This is an optimization exercise on Yosys and OpenROAD, whose aim is small area, not a production implementation. The RTL was checked by simulation tests, not by an equivalence proof against the original design. Some runs may be left out. An edit can pass the tests and still lose a function that they never use.

`flow/design.v`:
```
module register_file (
    input clk,
    input rs1_re,
    input [4:0] rs1_addr,
    output [31:0] rs1_data,
    input rs2_re,
    input [4:0] rs2_addr,
    output [31:0] rs2_data,
    input rd_we,
    input [4:0] rd_addr,
    input [31:0] rd_data
);
logic [4:0] rs1_addr_final, rs2_addr_final;
assign rs1_addr_final = rs1_re ? rs1_addr : 0;
assign rs2_addr_final = rs2_re ? rs2_addr : 0;
logic [31:0] registers [31:1];
assign rs1_data = rs1_addr_final == 0 ? 0 : registers[rs1_addr_final];
assign rs2_data = rs2_addr_final == 0 ? 0 : registers[rs2_addr_final];
always_ff @(posedge clk) begin: registers_write
    if (rd_addr != 0 && rd_we)
        registers[rd_addr] <= rd_data;
end
endmodule
```
`flow/flow/run.sh`:
```
#!/bin/bash
# Standard synthesis (for the registers), then the combinational logic replaced by a
# hand-mapped netlist (flow/gen_netlist.py), then the standard layout from that netlist,
# with the smallest buffer on the ports and no dummy loads in the clock tree.
set -euo pipefail
R=orfs/results/sky130hd/register_file/base
bash standard.sh synth > synth.log 2>&1
cp $R/1_2_yosys.v std_synth.v
python3 flow/gen_netlist.py std_synth.v hand.v > gen.log 2>&1
cp hand.v $R/1_2_yosys.v
rm -f $R/1_synth.odb $R/1_synth.sdc
export BUFFER_PORTS_ARGS="-buffer_cell sky130_fd_sc_hd__buf_1"
export CTS_ARGS="${CTS_ARGS_OVERRIDE:--sink_clustering_enable -repair_clock_nets -dont_use_dummy_load -buf_list sky130_fd_sc_hd__clkbuf_4 -sink_clustering_size 8 -sink_clustering_max_diameter 30}"
bash standard.sh ${RUN_TARGET:-finish} > layout.log 2>&1
```
`flow/flow/gen_netlist.py`:
```
#!/usr/bin/env python3
"""Rewrite the combinational logic of the standard synthesis netlist of register_file.

Keeps every flip-flop of the standard synthesis (instance name, cell type, Q net) and
replaces all other cells with a hand-mapped netlist:
  write: per bit  D = (w_i & rd_data[b]) | (h_i & Q)  as one a22o, h_i = ~w_i, or, where the
         standard synthesis gave an enable flip-flop, D = rd_data[b] and DE = w_i
  read:  per bit  10 a222oi + 1 nand2 on one-hot selects, nand4/nand4/nand3, or3
usage: gen_netlist.py IN.v OUT.v
"""
import re
import sys

src = open(sys.argv[1]).read()

# flops of the standard synthesis
flops = {}
for m in re.finditer(r'(sky130_fd_sc_hd__\w*df\w+)\s+(\\\S+|\w+)\s*\((.*?)\);', src, re.S):
    cell, name, body = m.group(1), m.group(2), m.group(3)
    pins = dict(re.findall(r'\.(\w+)\((.*?)\)\s*(?:,|$)', body.strip(), re.S))
    pins = {k: v.strip() for k, v in pins.items()}
    mm = re.search(r'registers\[(\d+)\]\[(\d+)\]', name)
    assert mm, name
    r, b = int(mm.group(1)), int(mm.group(2))
    assert pins['CLK'] == 'clk', pins
    q = pins['Q']
    flops[(r, b)] = (cell, name, q + ' ' if q.startswith('\\') else q)
assert len(flops) == 31 * 32, len(flops)

hdr = re.search(r'(module register_file\(.*?\);)', src, re.S).group(1)
decls = re.findall(r'^\s*(input|output)\s+(\[\d+:\d+\]\s*)?(\w+);', src, re.M)

out = []
wires = []
n = [0]


def cell(typ, pins, name=None):
    n[0] += 1
    nm = name or f'g{n[0]}'
    ps = ', '.join(f'.{k}({v})' for k, v in pins.items())
    out.append(f'  sky130_fd_sc_hd__{typ} {nm} ({ps});')


def wire(w):
    wires.append(w)
    return w


def Q(r, b):
    return flops[(r, b)][2]


def onehot(prefix, en, addr):
    """sel[i] = en & addr == i for i in 1..31, as predecoded and2s."""
    na = [wire(f'{prefix}_na{k}') for k in range(5)]
    for k in range(5):
        cell('inv_1', {'A': f'{addr}[{k}]', 'Y': na[k]})
    bit = lambda k, v: f'{addr}[{k}]' if v else na[k]
    lo = []
    for k in range(4):
        w = wire(f'{prefix}_lo{k}')
        cell('and3_1', {'A': en, 'B': bit(0, k & 1), 'C': bit(1, k >> 1 & 1), 'X': w})
        lo.append(w)
    hi = []
    for m in range(8):
        w = wire(f'{prefix}_hi{m}')
        cell('and3_1', {'A': bit(2, m & 1), 'B': bit(3, m >> 1 & 1), 'C': bit(4, m >> 2 & 1), 'X': w})
        hi.append(w)
    return lo, hi


# write port
lo, hi = onehot('wd', 'rd_we', 'rd_addr')
for i in range(1, 32):
    w = wire(f'w_sel{i}')
    cell('and2_1', {'A': lo[i % 4], 'B': hi[i // 4], 'X': w})
    h = None
    for b in range(32):
        typ, name, q = flops[(i, b)]
        if 'edfxtp' in typ:
            # enable flip-flop: the write mux is inside the cell
            out.append(f'  {typ} {name}  (.CLK(clk), .D(rd_data[{b}]), .DE({w}), .Q({q}));')
            continue
        assert 'dfxtp' in typ, typ
        if h is None:
            h = wire(f'w_hold{i}')
            cell('nand2_1', {'A': lo[i % 4], 'B': hi[i // 4], 'Y': h})
        d = wire(f'd_{i}_{b}')
        cell('a22o_1', {'A1': w, 'A2': f'rd_data[{b}]', 'B1': h, 'B2': Q(i, b), 'X': d})
        out.append(f'  {typ} {name}  (.CLK(clk), .D({d}), .Q({q}));')

# read ports
for p in (1, 2):
    lo, hi = onehot(f'r{p}d', f'rs{p}_re', f'rs{p}_addr')
    sel = {}
    for i in range(1, 32):
        s = wire(f'r{p}_sel{i}')
        cell('and2_1', {'A': lo[i % 4], 'B': hi[i // 4], 'X': s})
        sel[i] = s
    for b in range(32):
        ys = []
        for g in range(10):
            rows = [3 * g + 1, 3 * g + 2, 3 * g + 3]
            y = wire(f'r{p}_y{g}_{b}')
            pins = {}
            for L, r in zip('ABC', rows):
                pins[L + '1'] = sel[r]
                pins[L + '2'] = Q(r, b)
            pins['Y'] = y
            cell('a222oi_1', pins)
            ys.append(y)
        y = wire(f'r{p}_y10_{b}')
        cell('nand2_1', {'A': sel[31], 'B': Q(31, b), 'Y': y})
        ys.append(y)
        z = [wire(f'r{p}_z{k}_{b}') for k in range(3)]
        cell('nand4_1', {'A': ys[0], 'B': ys[1], 'C': ys[2], 'D': ys[3], 'Y': z[0]})
        cell('nand4_1', {'A': ys[4], 'B': ys[5], 'C': ys[6], 'D': ys[7], 'Y': z[1]})
        cell('nand3_1', {'A': ys[8], 'B': ys[9], 'C': ys[10], 'Y': z[2]})
        cell('or3_1', {'A': z[0], 'B': z[1], 'C': z[2], 'X': f'rs{p}_data[{b}]'})

qnets = sorted({v[2] for v in flops.values()})
with open(sys.argv[2], 'w') as f:
    f.write(hdr + '\n')
    for d, rng, nm in decls:
        f.write(f'  {d} {rng or ""}{nm};\n')
    for q in qnets:
        f.write(f'  wire {q} ;\n')
    for w in wires:
        f.write(f'  wire {w};\n')
    f.write('\n'.join(out) + '\nendmodule\n')
```
`flow/standard.sh`:
```
#!/bin/bash
# synth_recipe.tcl (not shown) runs the flow's synth.tcl, then flattens the netlist and writes it again
# the make line also repeats each setting of config.mk as NAME=value (left out here)
make -C /OpenROAD-flow-scripts/flow DESIGN_CONFIG=/design/flow/config.mk WORK_HOME=/design/flow/orfs CLKGATE_MAP_FILE= SYNTH_SCRIPT=/design/flow/synth_recipe.tcl "${@:-finish}"
```
`flow/config.mk`:
```
export PLATFORM = sky130hd
export DESIGN_NAME = register_file
export DESIGN_NICKNAME = register_file
export VERILOG_FILES = /design/flow/design.v
export SDC_FILE = /design/flow/constraint.sdc
export NUM_CORES = 4
export LEC_CHECK = 0
export CAP_MARGIN = 20
export CORE_MARGIN = 2
export CORE_UTILIZATION = 28
export SLEW_MARGIN = 20
```
`flow/constraint.sdc`:
```
create_clock -name core_clock -period 7.0 [get_ports {clk}]
set_input_delay 1.4000 -clock core_clock [delete_from_list [all_inputs] [get_ports {clk}]]
set_output_delay 1.4000 -clock core_clock [all_outputs]
set_load 0.01 [all_outputs]
```
**Run 1: signal wires by layer**

Bar = 100 um. Only two layers are drawn.
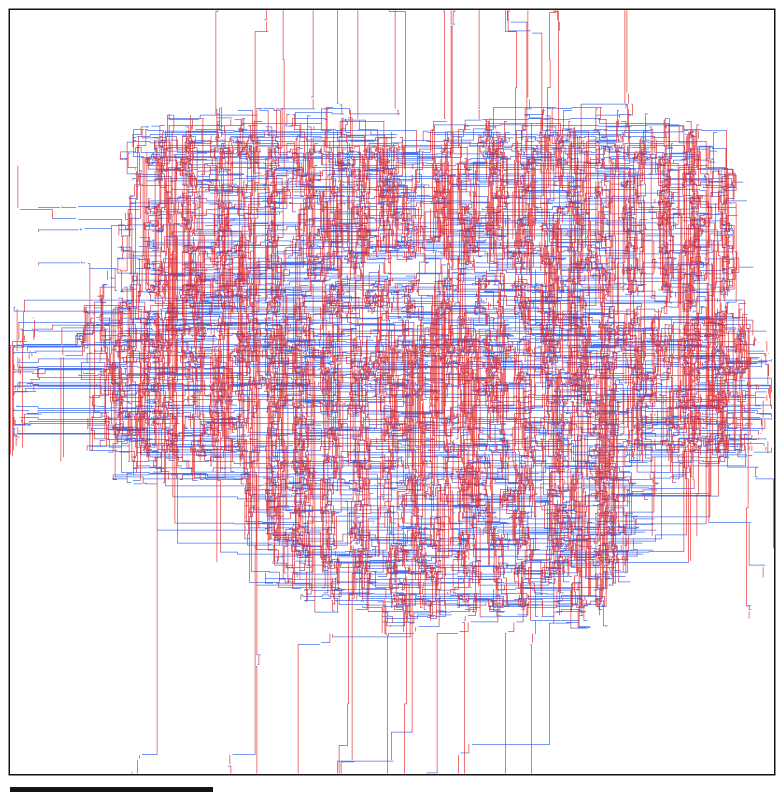
colour	layer	wire length
blue	M1	53.8 mm
red	M2	63.4 mm

**Run 1: placement by cell class**

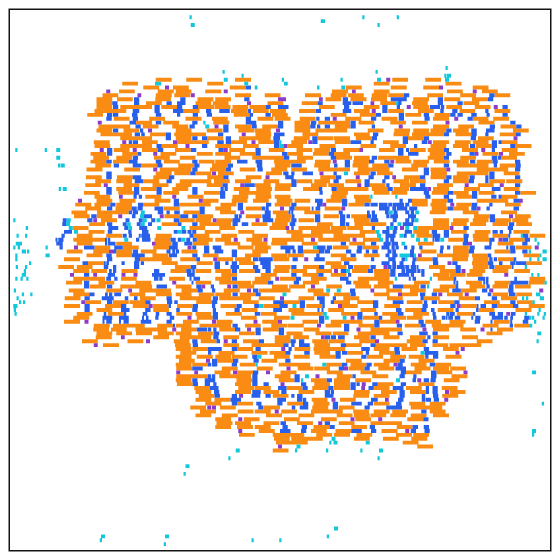
colour	class	cells	share of their area
cyan	remaining buffers and delay cells	192	2.5%
orange	registers	992	72%
purple	clock-net drivers	170	3.1%
blue	remaining logic cells	1,104	22%

==> impl_metrics.env, run 1 <==
export IMPL_cpMostUsedCell="buf_1"
export IMPL_grtUsageMet1_pct=26.92
export IMPL_multi_input_area_sq_mm=0.009074
export IMPL_drc=0
export IMPL_finalSetupViolations=0
export IMPL_layout_min_cycle_time_ns=5.723
export IMPL_clkSlewWorstSetupHoldPaths_ns=0.09
export IMPL_inverters=15
export IMPL_internal_power_mw=7.827
export IMPL_ys_warn_count=1
export IMPL_place_congestion=0.8682
export IMPL_p_per_area_mw_per_mm2=234.0
export IMPL_start_util_pct=28.23
export IMPL_die_h_um=376.3
export IMPL_slew_headroom_pct=17.11
export IMPL_hold_buffers=0
export IMPL_coreArea_sq_mm=0.1375
export IMPL_switching_power_mw=2.355
export IMPL_timing_worst_setup_path_type="primary input to output pin"
export IMPL_dr_total_vias=28130
export IMPL_wl_met1_mm=53.79
export IMPL_use_met3_pct=4.705
export IMPL_totalWireLength_mm=143.5
export IMPL_die_x_um=376.3
export IMPL_pg_comb_mw=0.514
export IMPL_num_rows=136
export IMPL_met3WireLength_mm=21.51
export IMPL_worst_slack_ns=1.277
export IMPL_crit_chain="buf_1 -> inv_1 -> and3_1 -> and2_2 -> buf_4 -> a222oi_1 -> nand4_1 -> or3_1 -> buf_1"
export IMPL_pin_count=115
export IMPL_crit_path_start_kind="primary input"
export IMPL_avgSynthCellArea_sq_um=18.52
export IMPL_dp_cells=4082
export IMPL_holdWs_ns=0.7249
export IMPL_drtIter0Drc=8488
export IMPL_worstPathArrival_ns=4.32
export IMPL_nClkBuffers=170
export IMPL_placed_cell_area_sq_mm=0.04219
export IMPL_path_max_fanout=20
export IMPL_multi_input_area_share_pct=20.86
export IMPL_buffers=192
export IMPL_synth_nets=2147
export IMPL_ant_nets=0
export IMPL_end_kind="output pin"
export IMPL_post_place_ws_ns=1.404
export IMPL_hold_viol=0
export IMPL_hold_depth=2
export IMPL_status="finished clean"
export IMPL_cp_startpoint="rs1_addr[4]"
export IMPL_synth_cells=2096
export IMPL_largest_register_ffs=992
export IMPL_switching_share_pct=23.13
export IMPL_non_clock_buffer_area_share_pct=2.364
export IMPL_diodes=16
export IMPL_fin_nets=2511
export IMPL_fillers=13250
export IMPL_grt_first_pass_wirelength_mm=196.5
export IMPL_io_buffer_count=114
export IMPL_clock_path_buffers=3
export IMPL_p_clk_share_pct=29.8
export IMPL_p_clk_mw=3.03
export IMPL_antenna_found_initial=16
export IMPL_cts_setup_buffers=0
export IMPL_dp_hpwl_mm=84.03
export IMPL_hold_path_class="primary input to flop"
export IMPL_wl_per_cell_um=33.62
export IMPL_fin_crit_sh_pct=81.76
export IMPL_wl_met2_mm=63.36
export IMPL_critPathMaxStageDelay_ns=0.59
export IMPL_pwr_share_comb_pct=5.1
export IMPL_min_from="rd_data[11]"
export IMPL_final_cell_mix="edfxtp_1 (992), a222oi_1 (640), clkbuf_4 (170)"
export IMPL_nMultiInputCombCells=1089
export IMPL_grt_start_max_net_pins=33
export IMPL_drive_gt1_share_pct=13.34
export IMPL_tap_cells=1794
export IMPL_cp_required_ns=5.60
export IMPL_grt_overflow=0
export IMPL_rsz0062_at_grt="false"
export IMPL_endpoint="rs1_data[31]"
export IMPL_finalNonFillerCells=4268
export IMPL_maxCapViolCount=0
export IMPL_design_area_sq_mm=0.04351
export IMPL_final_clk_cell_share_pct=2.933
export IMPL_worstMarginPinSlew_ns=1.243
export IMPL_min_to="registers[17][11]$_DFFE_PP_"
export IMPL_cts_tree="built"
export IMPL_grt_usage_pct=19.37
export IMPL_cts_resized=0
export IMPL_routed_top_layer="met5"
export IMPL_final_core_util_pct=31.64
**Run 1: the clock tree on the layout**

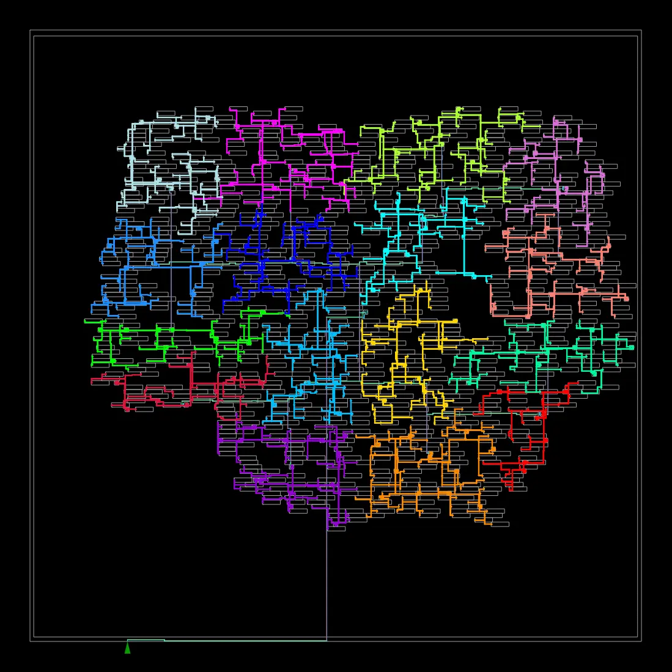
Sink Count: 992
num sequential: 992
total CTS buffers: 170
H-tree level count: 4
Root Driver: clkbuf_4

==> inputs of run 2 (changes only) <==
--- a/flow/design.v
+++ b/flow/design.v
@@ -18,5 +18,18 @@
 assign rs2_data = rs2_addr_final == 0 ? 0 : registers[rs2_addr_final];
+logic [31:0] wr_dec;
+logic [31:1] wr_sel, wr_hold;
+assign wr_dec = rd_we ? 32'd1 << rd_addr : 32'd0;
+always_comb
+    for (int i = 1; i < 32; i++) begin
+        wr_sel[i] = wr_dec[i];
+        wr_hold[i] = |(wr_dec & ~(32'd1 << i)) || !rd_we;
+    end
+logic [4:0] word_addr [31:1];
+genvar w;
+for (w = 1; w < 32; w = w + 1) begin: g_word_addr
+    assign word_addr[w] = 5'(w);
+end
 always_ff @(posedge clk) begin: registers_write
-    if (rd_addr != 0 && rd_we)
-        registers[rd_addr] <= rd_data;
+    for (int i = 1; i < 32; i++)
+        registers[word_addr[i]] <= ({32{wr_sel[i]}} & rd_data) | ({32{wr_hold[i]}} & registers[i]);
 end
**Run 2: I/O nets highlighted**

Bar = 100 um.
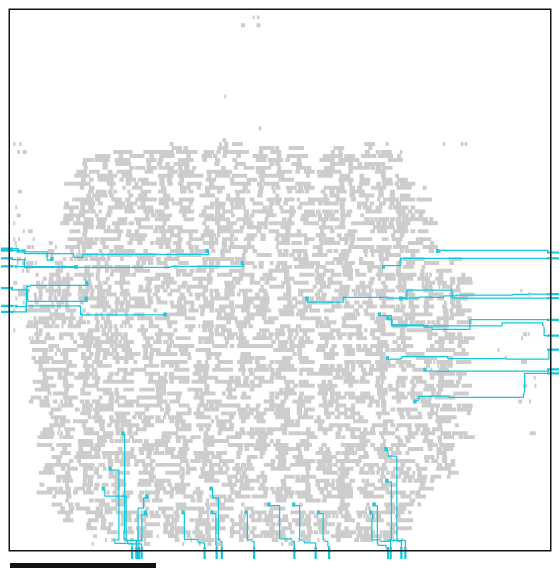
colour	port	bits	direction	edge	end cells	buffers	wire
cyan	`rs2_data`	32	output	16 bottom, 9 right, 7 left	32	32	2,470 um

**Run 2: clock network drawn from the DEF**

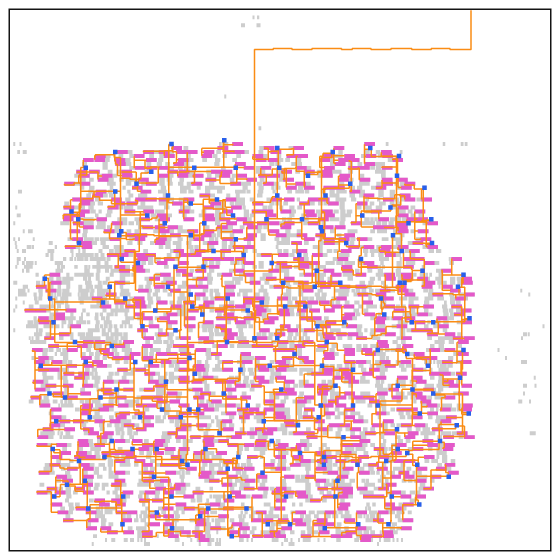
[magenta] flip-flops | count: 992
[orange] clock wires | length: 12,500 um
[blue] clock-net drivers | count: 190
routed clock nets	191

**Run 2: signal wires by layer**

Bar = 100 um. Only two layers are drawn.
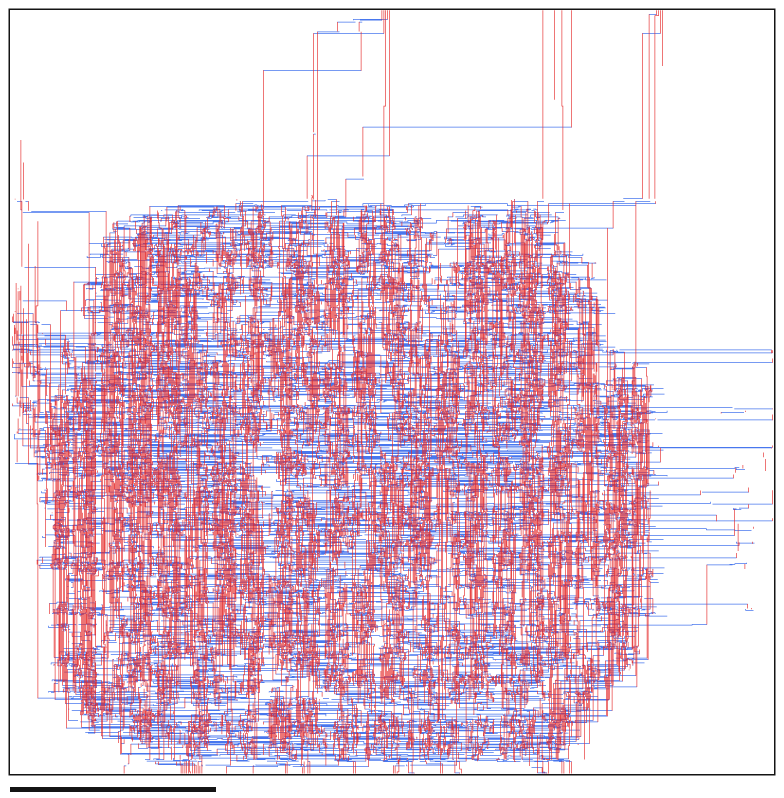
GR Util All Layers: 25.56%
DRT Wirelength: 185.9 mm

==> impl_metrics.env, run 2 <==
export IMPL_holdWs_ns=0.4967
export IMPL_end_kind="output pin"
export IMPL_hold_buffers=0
export IMPL_placed_cell_area_sq_mm=0.04102
export IMPL_worstPathArrival_ns=4.25
export IMPL_final_clk_cell_share_pct=3.357
export IMPL_cp_required_ns=5.60
export IMPL_met3WireLength_mm=30.89
export IMPL_drc=0
export IMPL_multi_input_area_share_pct=42.21
export IMPL_wl_met2_mm=73.40
export IMPL_final_cell_mix="a22o_1 (992), dfxtp_1 (992), a222oi_1 (640)"
export IMPL_crit_path_start_kind="primary input"
export IMPL_cpMostUsedCell="buf_1"
export IMPL_grt_first_pass_wirelength_mm=259.1
export IMPL_design_area_sq_mm=0.04249
export IMPL_htreeDepth=4
export IMPL_place_congestion=0.8988
export IMPL_min_from="registers[28][25]$_DFF_P_"
export IMPL_diodes=14
export IMPL_path_max_fanout=32
export IMPL_layout_min_cycle_time_ns=5.650
export IMPL_buffers=183
export IMPL_status="finished clean"
export IMPL_ant_nets=0
export IMPL_hold_path_class="flop to flop"
export IMPL_cp_startpoint="rs1_addr[3]"
export IMPL_antenna_found_initial=9
export IMPL_finalNonFillerCells=5274
export IMPL_pin_count=115
export IMPL_use_met3_pct=11.51
export IMPL_endpoint="rs1_data[6]"
export IMPL_routed_top_layer="met5"
export IMPL_io_buffer_count=114
export IMPL_rsz0062_at_grt="false"
export IMPL_largest_register_ffs=992
export IMPL_pwr_share_comb_pct=12.3
export IMPL_grt_overflow=0
export IMPL_grt_start_max_net_pins=33
export IMPL_maxCapViolCount=0
export IMPL_wl_met1_mm=70.24
export IMPL_die_h_um=370.9
export IMPL_fin_nets=3545
export IMPL_worstMarginPinSlew_ns=1.344
export IMPL_post_place_ws_ns=1.563
export IMPL_finalSetupViolations=0
export IMPL_cts_sinks=992
==> inputs of run 3 (changes only) <==
--- a/flow/flow/run.sh
+++ b/flow/flow/run.sh
@@ -12,3 +12,3 @@
 export BUFFER_PORTS_ARGS="-buffer_cell sky130_fd_sc_hd__buf_1"
-export CTS_ARGS="${CTS_ARGS_OVERRIDE:--sink_clustering_enable -repair_clock_nets -dont_use_dummy_load -buf_list sky130_fd_sc_hd__clkbuf_4 -sink_clustering_size 8 -sink_clustering_max_diameter 30}"
+export CTS_ARGS="${CTS_ARGS_OVERRIDE:--sink_clustering_enable -repair_clock_nets -dont_use_dummy_load -buf_list sky130_fd_sc_hd__clkbuf_4 -sink_clustering_size 8 -sink_clustering_max_diameter 50}"
 bash standard.sh ${RUN_TARGET:-finish} > layout.log 2>&1
--- a/flow/flow/gen_netlist.py
+++ b/flow/flow/gen_netlist.py
@@ -76,3 +76,3 @@
     w = wire(f'w_sel{i}')
-    cell('and2_1', {'A': lo[i % 4], 'B': hi[i // 4], 'X': w})
+    cell('and2_2', {'A': lo[i % 4], 'B': hi[i // 4], 'X': w})
     h = None
@@ -87,3 +87,3 @@
             h = wire(f'w_hold{i}')
-            cell('nand2_1', {'A': lo[i % 4], 'B': hi[i // 4], 'Y': h})
+            cell('nand2_2', {'A': lo[i % 4], 'B': hi[i // 4], 'Y': h})
         d = wire(f'd_{i}_{b}')
@@ -98,3 +98,3 @@
         s = wire(f'r{p}_sel{i}')
-        cell('and2_1', {'A': lo[i % 4], 'B': hi[i // 4], 'X': s})
+        cell('and2_2', {'A': lo[i % 4], 'B': hi[i // 4], 'X': s})
         sel[i] = s
**Run 3: signal wires by layer**

Bar = 100 um. Only two layers are drawn.
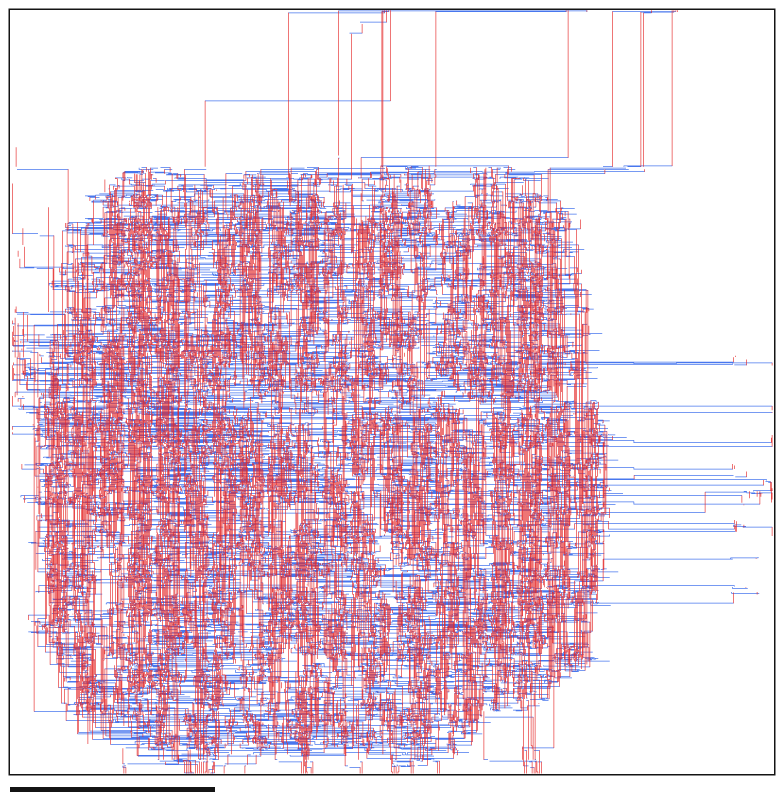
colour	layer	wire length
blue	M1	69.6 mm
red	M2	74.8 mm

**Run 3: I/O nets highlighted**

Bar = 100 um.
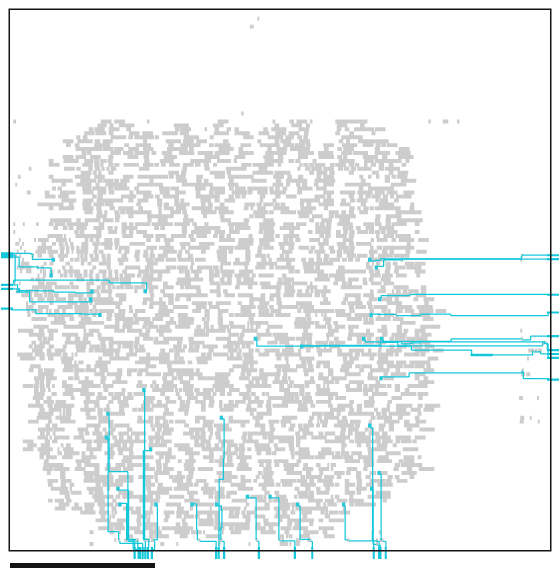
Top Ports: 115
port bufs: 114

**Run 3: placement by cell class**

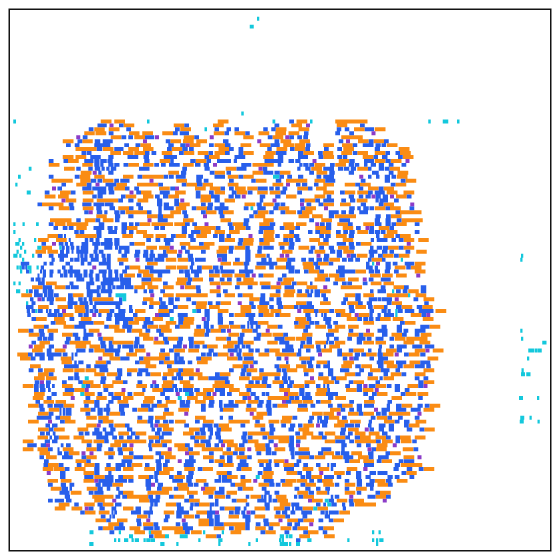
Finished Cell Area: 0.04193 sq mm
fin util: 31.30%

==> impl_metrics.env, run 3 <==
export IMPL_finalSetupViolations=0
export IMPL_final_clk_cell_share_pct=2.578
export IMPL_die_h_um=371.9
export IMPL_fillers=13530
export IMPL_finalNonFillerCells=5191
export IMPL_placed_cell_area_sq_mm=0.04077
export IMPL_wl_met2_mm=74.77
export IMPL_rsz0062_at_grt="false"
export IMPL_maxCapViolCount=0
export IMPL_synth_nets=3170
export IMPL_cp_required_ns=5.60
export IMPL_r2r_start="registers[22][6]$_DFF_P_"
export IMPL_use_met3_pct=9.971
export IMPL_multi_input_area_share_pct=42.91
export IMPL_htreeDepth=4
export IMPL_hold_path_class="flop to flop"
export IMPL_met3WireLength_mm=28.63
export IMPL_drv_slew=0
export IMPL_grt_first_pass_wirelength_mm=261.1
export IMPL_antenna_found_initial=16
export IMPL_nMultiInputCombCells=2112
export IMPL_layout_min_cycle_time_ns=5.725
export IMPL_diodes=15
export IMPL_holdWs_ns=0.5052
export IMPL_drc=0
export IMPL_crit_path_start_kind="primary input"
export IMPL_grtUsageMet1_pct=32.80
export IMPL_top_usage_layer="met2"
export IMPL_path_max_fanout=32
export IMPL_fin_nets=3461
export IMPL_hold_buffers=0
export IMPL_synth_cells=3119
export IMPL_routed_top_layer="met5"
export IMPL_place_congestion=0.8688
export IMPL_grt_usage_pct=25.66
export IMPL_drtIter0Drc=9242
export IMPL_post_place_ws_ns=1.521
export IMPL_grt_start_max_net_pins=33
export IMPL_cts_sinks=992
export IMPL_dp_cells=5031
export IMPL_wl_met1_mm=69.56
export IMPL_totalWireLength_mm=185.8
export IMPL_worstPathArrival_ns=4.32
export IMPL_viasPerCell=7.318
export IMPL_cpMostUsedCell="buf_1"
export IMPL_largest_register_ffs=992
export IMPL_worstMarginPinSlew_ns=1.310
export IMPL_endpoint="rs1_data[24]"
export IMPL_cp_startpoint="rs1_addr[4]"
export IMPL_power_top_group="sequential cells"
export IMPL_end_kind="output pin"
export IMPL_coreArea_sq_mm=0.1340
export IMPL_status="finished clean"
export IMPL_drive_gt1_share_pct=9.184
export IMPL_netlist_area_sq_mm=0.03789
export IMPL_grt_overflow=0
export IMPL_min_from="registers[31][29]$_DFF_P_"
export IMPL_pwr_share_comb_pct=12.7
export IMPL_buffers=145
export IMPL_seq_cell_count=992
export IMPL_ant_nets=0
==> inputs of run 4 (changes only) <==
==> flow/design.v (replaced) <==
module register_file (
    input clk,
    input rs1_re,
    input [4:0] rs1_addr,
    output [31:0] rs1_data,
    input rs2_re,
    input [4:0] rs2_addr,
    output [31:0] rs2_data,
    input rd_we,
    input [4:0] rd_addr,
    input [31:0] rd_data
);
logic [4:0] rs1_addr_final, rs2_addr_final;
assign rs1_addr_final = rs1_re ? rs1_addr : 0;
assign rs2_addr_final = rs2_re ? rs2_addr : 0;
logic [31:0] registers [31:1];
assign rs1_data = rs1_addr_final == 0 ? 0 : registers[rs1_addr_final];
assign rs2_data = rs2_addr_final == 0 ? 0 : registers[rs2_addr_final];
always_ff @(posedge clk) begin: registers_write
    if (rd_addr != 0 && rd_we)
        registers[rd_addr] <= rd_data;
end
endmodule
==> flow/run.sh (new file) <==
#!/bin/bash
# synth_recipe.tcl (not shown) runs the flow's synth.tcl, then flattens the netlist and writes it again
# the make line also repeats each setting of config.mk as NAME=value (left out here)
make -C /OpenROAD-flow-scripts/flow DESIGN_CONFIG=/design/flow/config.mk WORK_HOME=/design/flow/orfs CLKGATE_MAP_FILE= SYNTH_SCRIPT=/design/flow/synth_recipe.tcl finish
removed: flow/flow/run.sh
removed: flow/flow/gen_netlist.py
removed: flow/standard.sh
**Run 4: the clock tree on the layout**

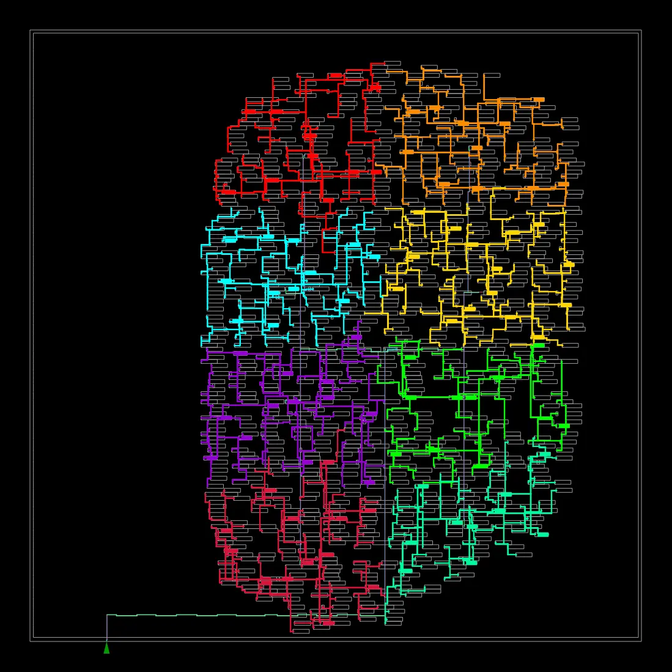
Root Driver: clkbuf_16
total CTS buffers: 96

**Run 4: signal wires by layer**

Bar = 100 um. Only two layers are drawn.
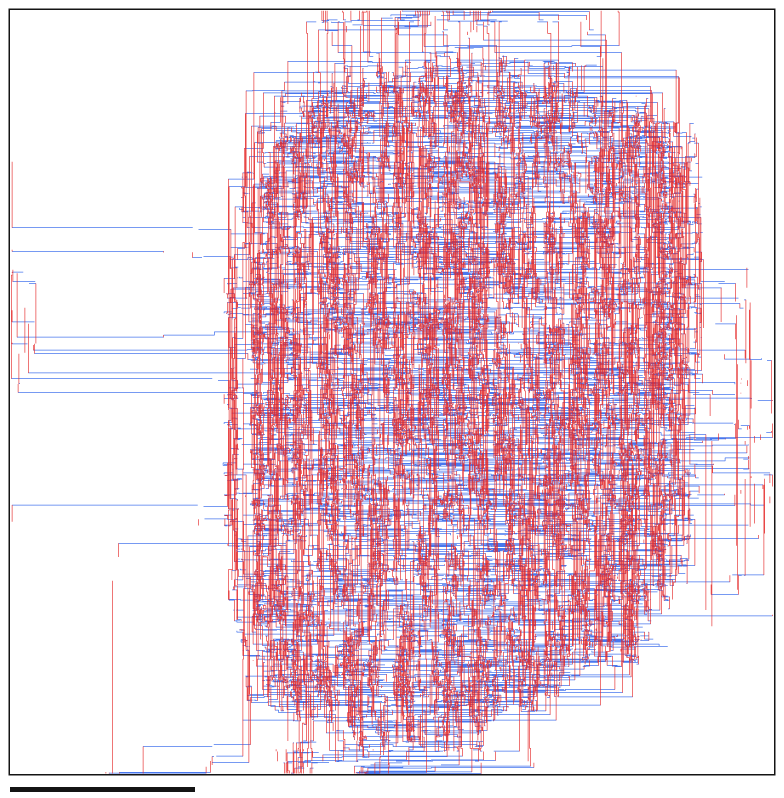
colour	layer	wire length
red	M2	84.8 mm
blue	M1	69.3 mm
Avg WL per Cell: 30.84 um
GR Util All Layers: 20.77%
DRT Wirelength: 182.6 mm
Via Count: 34,660

**Run 4: placement by cell class**

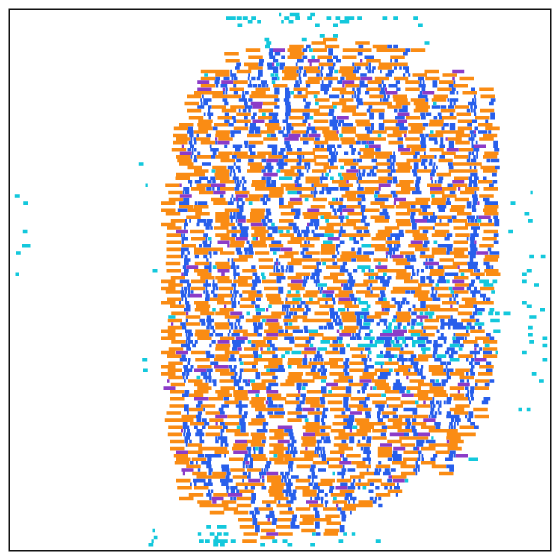
core area: 0.1667 sq mm
fin util: 32.66%
Rows: 150
Seq/total area: 54.73%

==> impl_metrics.env, run 4 <==
export IMPL_fin_nets=3683
export IMPL_grt_pass1_vias=33420
export IMPL_drc=0
export IMPL_worstPathArrival_ns=5.15
export IMPL_die_h_um=412.8
export IMPL_worstMarginPinSlew_ns=1.157
export IMPL_power_top_group="sequential cells"
export IMPL_synth_nets=3597
export IMPL_grt_first_pass_wirelength_mm=253.0
export IMPL_pin_count=115
export IMPL_min_from="rd_data[23]"
export IMPL_viasPerCell=5.854
export IMPL_design_area_sq_mm=0.05443
export IMPL_hold_buffers=0
export IMPL_internal_power_mw=9.907
export IMPL_path_max_fanout=15
export IMPL_antenna_found_initial=11
export IMPL_regArea_sq_mm=0.02979
export IMPL_avgSynthCellArea_sq_um=13.20
export IMPL_cts_sinks=992
export IMPL_end_kind="output pin"
export IMPL_holdWs_ns=1.196
export IMPL_hold_viol=0
export IMPL_fillers=16310
export IMPL_layout_min_cycle_time_ns=6.546
export IMPL_place_congestion=0.8636
export IMPL_top_usage_layer="met2"
export IMPL_met3WireLength_mm=17.80
export IMPL_pwr_share_comb_pct=10.3
export IMPL_use_met3_pct=3.741
export IMPL_synth_cells=3546
export IMPL_io_buffer_count=114
export IMPL_ys_warn_count=1
export IMPL_buffers=290
export IMPL_routed_top_layer="met5"
export IMPL_grt_overflow=0
export IMPL_p_per_area_mw_per_mm2=242.7
export IMPL_power_mw=13.21
export IMPL_largest_register_ffs=992
export IMPL_diodes=3
export IMPL_grtUsageMet1_pct=26.20
export IMPL_cpMostUsedCell="buf_4"
export IMPL_cp_required_ns=5.60
export IMPL_rsz0062_at_grt="false"
export IMPL_yosysTopAreaCellShare_pct=63.65
export IMPL_clkSlewWorstSetupHoldPaths_ns=0.06
export IMPL_finalNonFillerCells=5921
export IMPL_maxCapViolCount=0
export IMPL_wl_met2_mm=84.81
export IMPL_netlist_area_sq_mm=0.04680
export IMPL_placed_cell_area_sq_mm=0.05134
export IMPL_drtIter0Drc=5329
export IMPL_endpoint="rs1_data[8]"
export IMPL_start_util_pct=28.08
export IMPL_cts_tree="built"
export IMPL_drive_gt1_share_pct=16.16
export IMPL_cp_top_family="buffers and inverters"
export IMPL_post_place_ws_ns=0.4680
export IMPL_synth_top_cell_by_area="edfxtp_1"
export IMPL_drv_slew=0
export IMPL_synth_area_leaders="edfxtp_1 (64%), mux2i_1 (6.9%), nand2_1 (4.7%), mux2_2 (4.5%), nand3_1 (2.7%)"
export IMPL_crit_path_start_kind="primary input"
export IMPL_multi_input_area_share_pct=29.19
export IMPL_nMultiInputCombCells=2231
export IMPL_dp_cells=5736
export IMPL_final_clk_cell_share_pct=5.646
export IMPL_hold_path_class="primary input to flop"
export IMPL_cp_startpoint="rs1_addr[2]"
export IMPL_wl_met1_mm=69.27
export IMPL_grt_start_max_net_pins=115
export IMPL_seq_cell_count=992
export IMPL_ant_nets=0
export IMPL_htreeDepth=3
export IMPL_finalSetupViolations=0
export IMPL_status="finished clean"

==> screenshots <==
Clock network drawn from the DEF.
Plate I
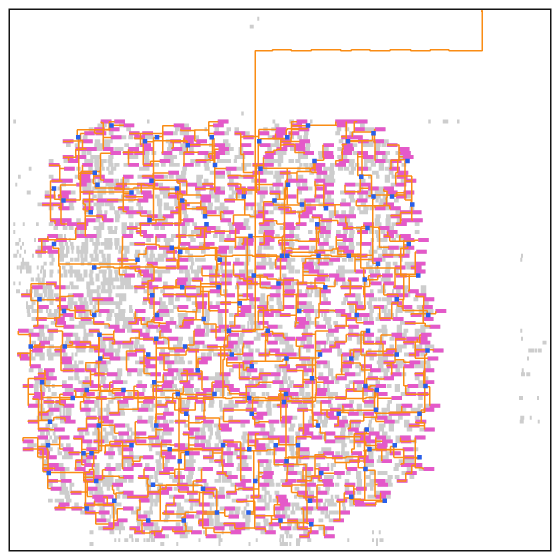
Plate II
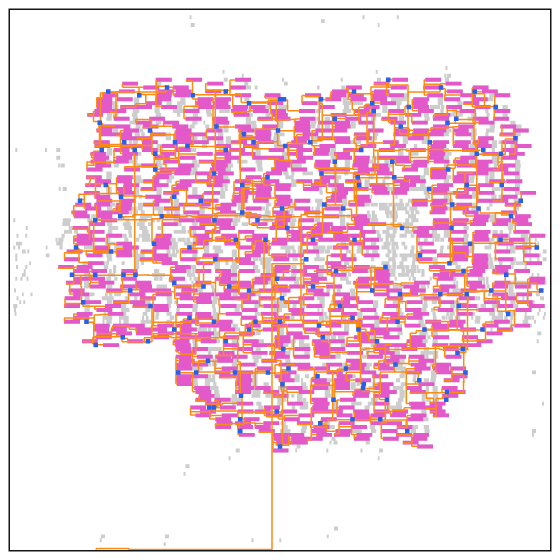
Plate III
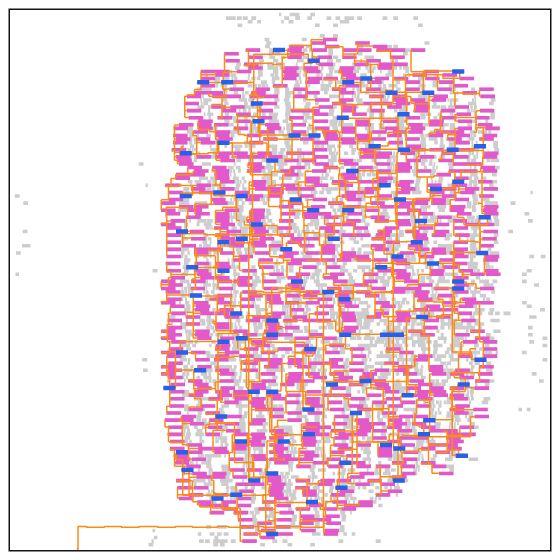
For run 1, see Plate II.
For run 3, see Plate I.
For run 4, see Plate III.

==> static timing again, ports no longer ideal <==
No port has a modelled driver above. Below, the same layouts with a new extraction and two added sets of constraints.
Step 1 assumes that a clkbuf_16 drives the clock port and a buf_2 every other input.
Step 2 also shifts input and output timing later by t, the mid clock arrival at the registers, as if the neighbouring blocks saw the same clock.
Slacks: ideal ports / drivers / drivers and shift; pairs: ideal ports / drivers.
| run | shift t [ns] | setup WS [ns] | worst setup path at the end | latest minus earliest clock arrival (ns) | worst register clock-pin slew, ns |
|---|---|---|---|---|---|
| run 1 | 1.169 | 1.277 / 1.254 / 1.254 | input to output | 0.156 / 0.156 | 0.09 / 0.09 |
| run 2 | 1.167 | 1.350 / 1.320 / 1.320 | input to output | 0.117 / 0.117 | 0.10 / 0.10 |
| run 3 | 1.151 | 1.275 / 1.239 / 1.239 | input to output | 0.147 / 0.148 | 0.11 / 0.11 |
| run 4 | 0.796 | 0.454 / 0.393 / 0.393 | input to output | 0.031 / 0.031 | 0.07 / 0.07 |
After both steps every run listed still meets setup and hold. The setup slack of run 4, which loses most, moves by -0.061 ns with the drivers and by -0.061 ns with both steps.
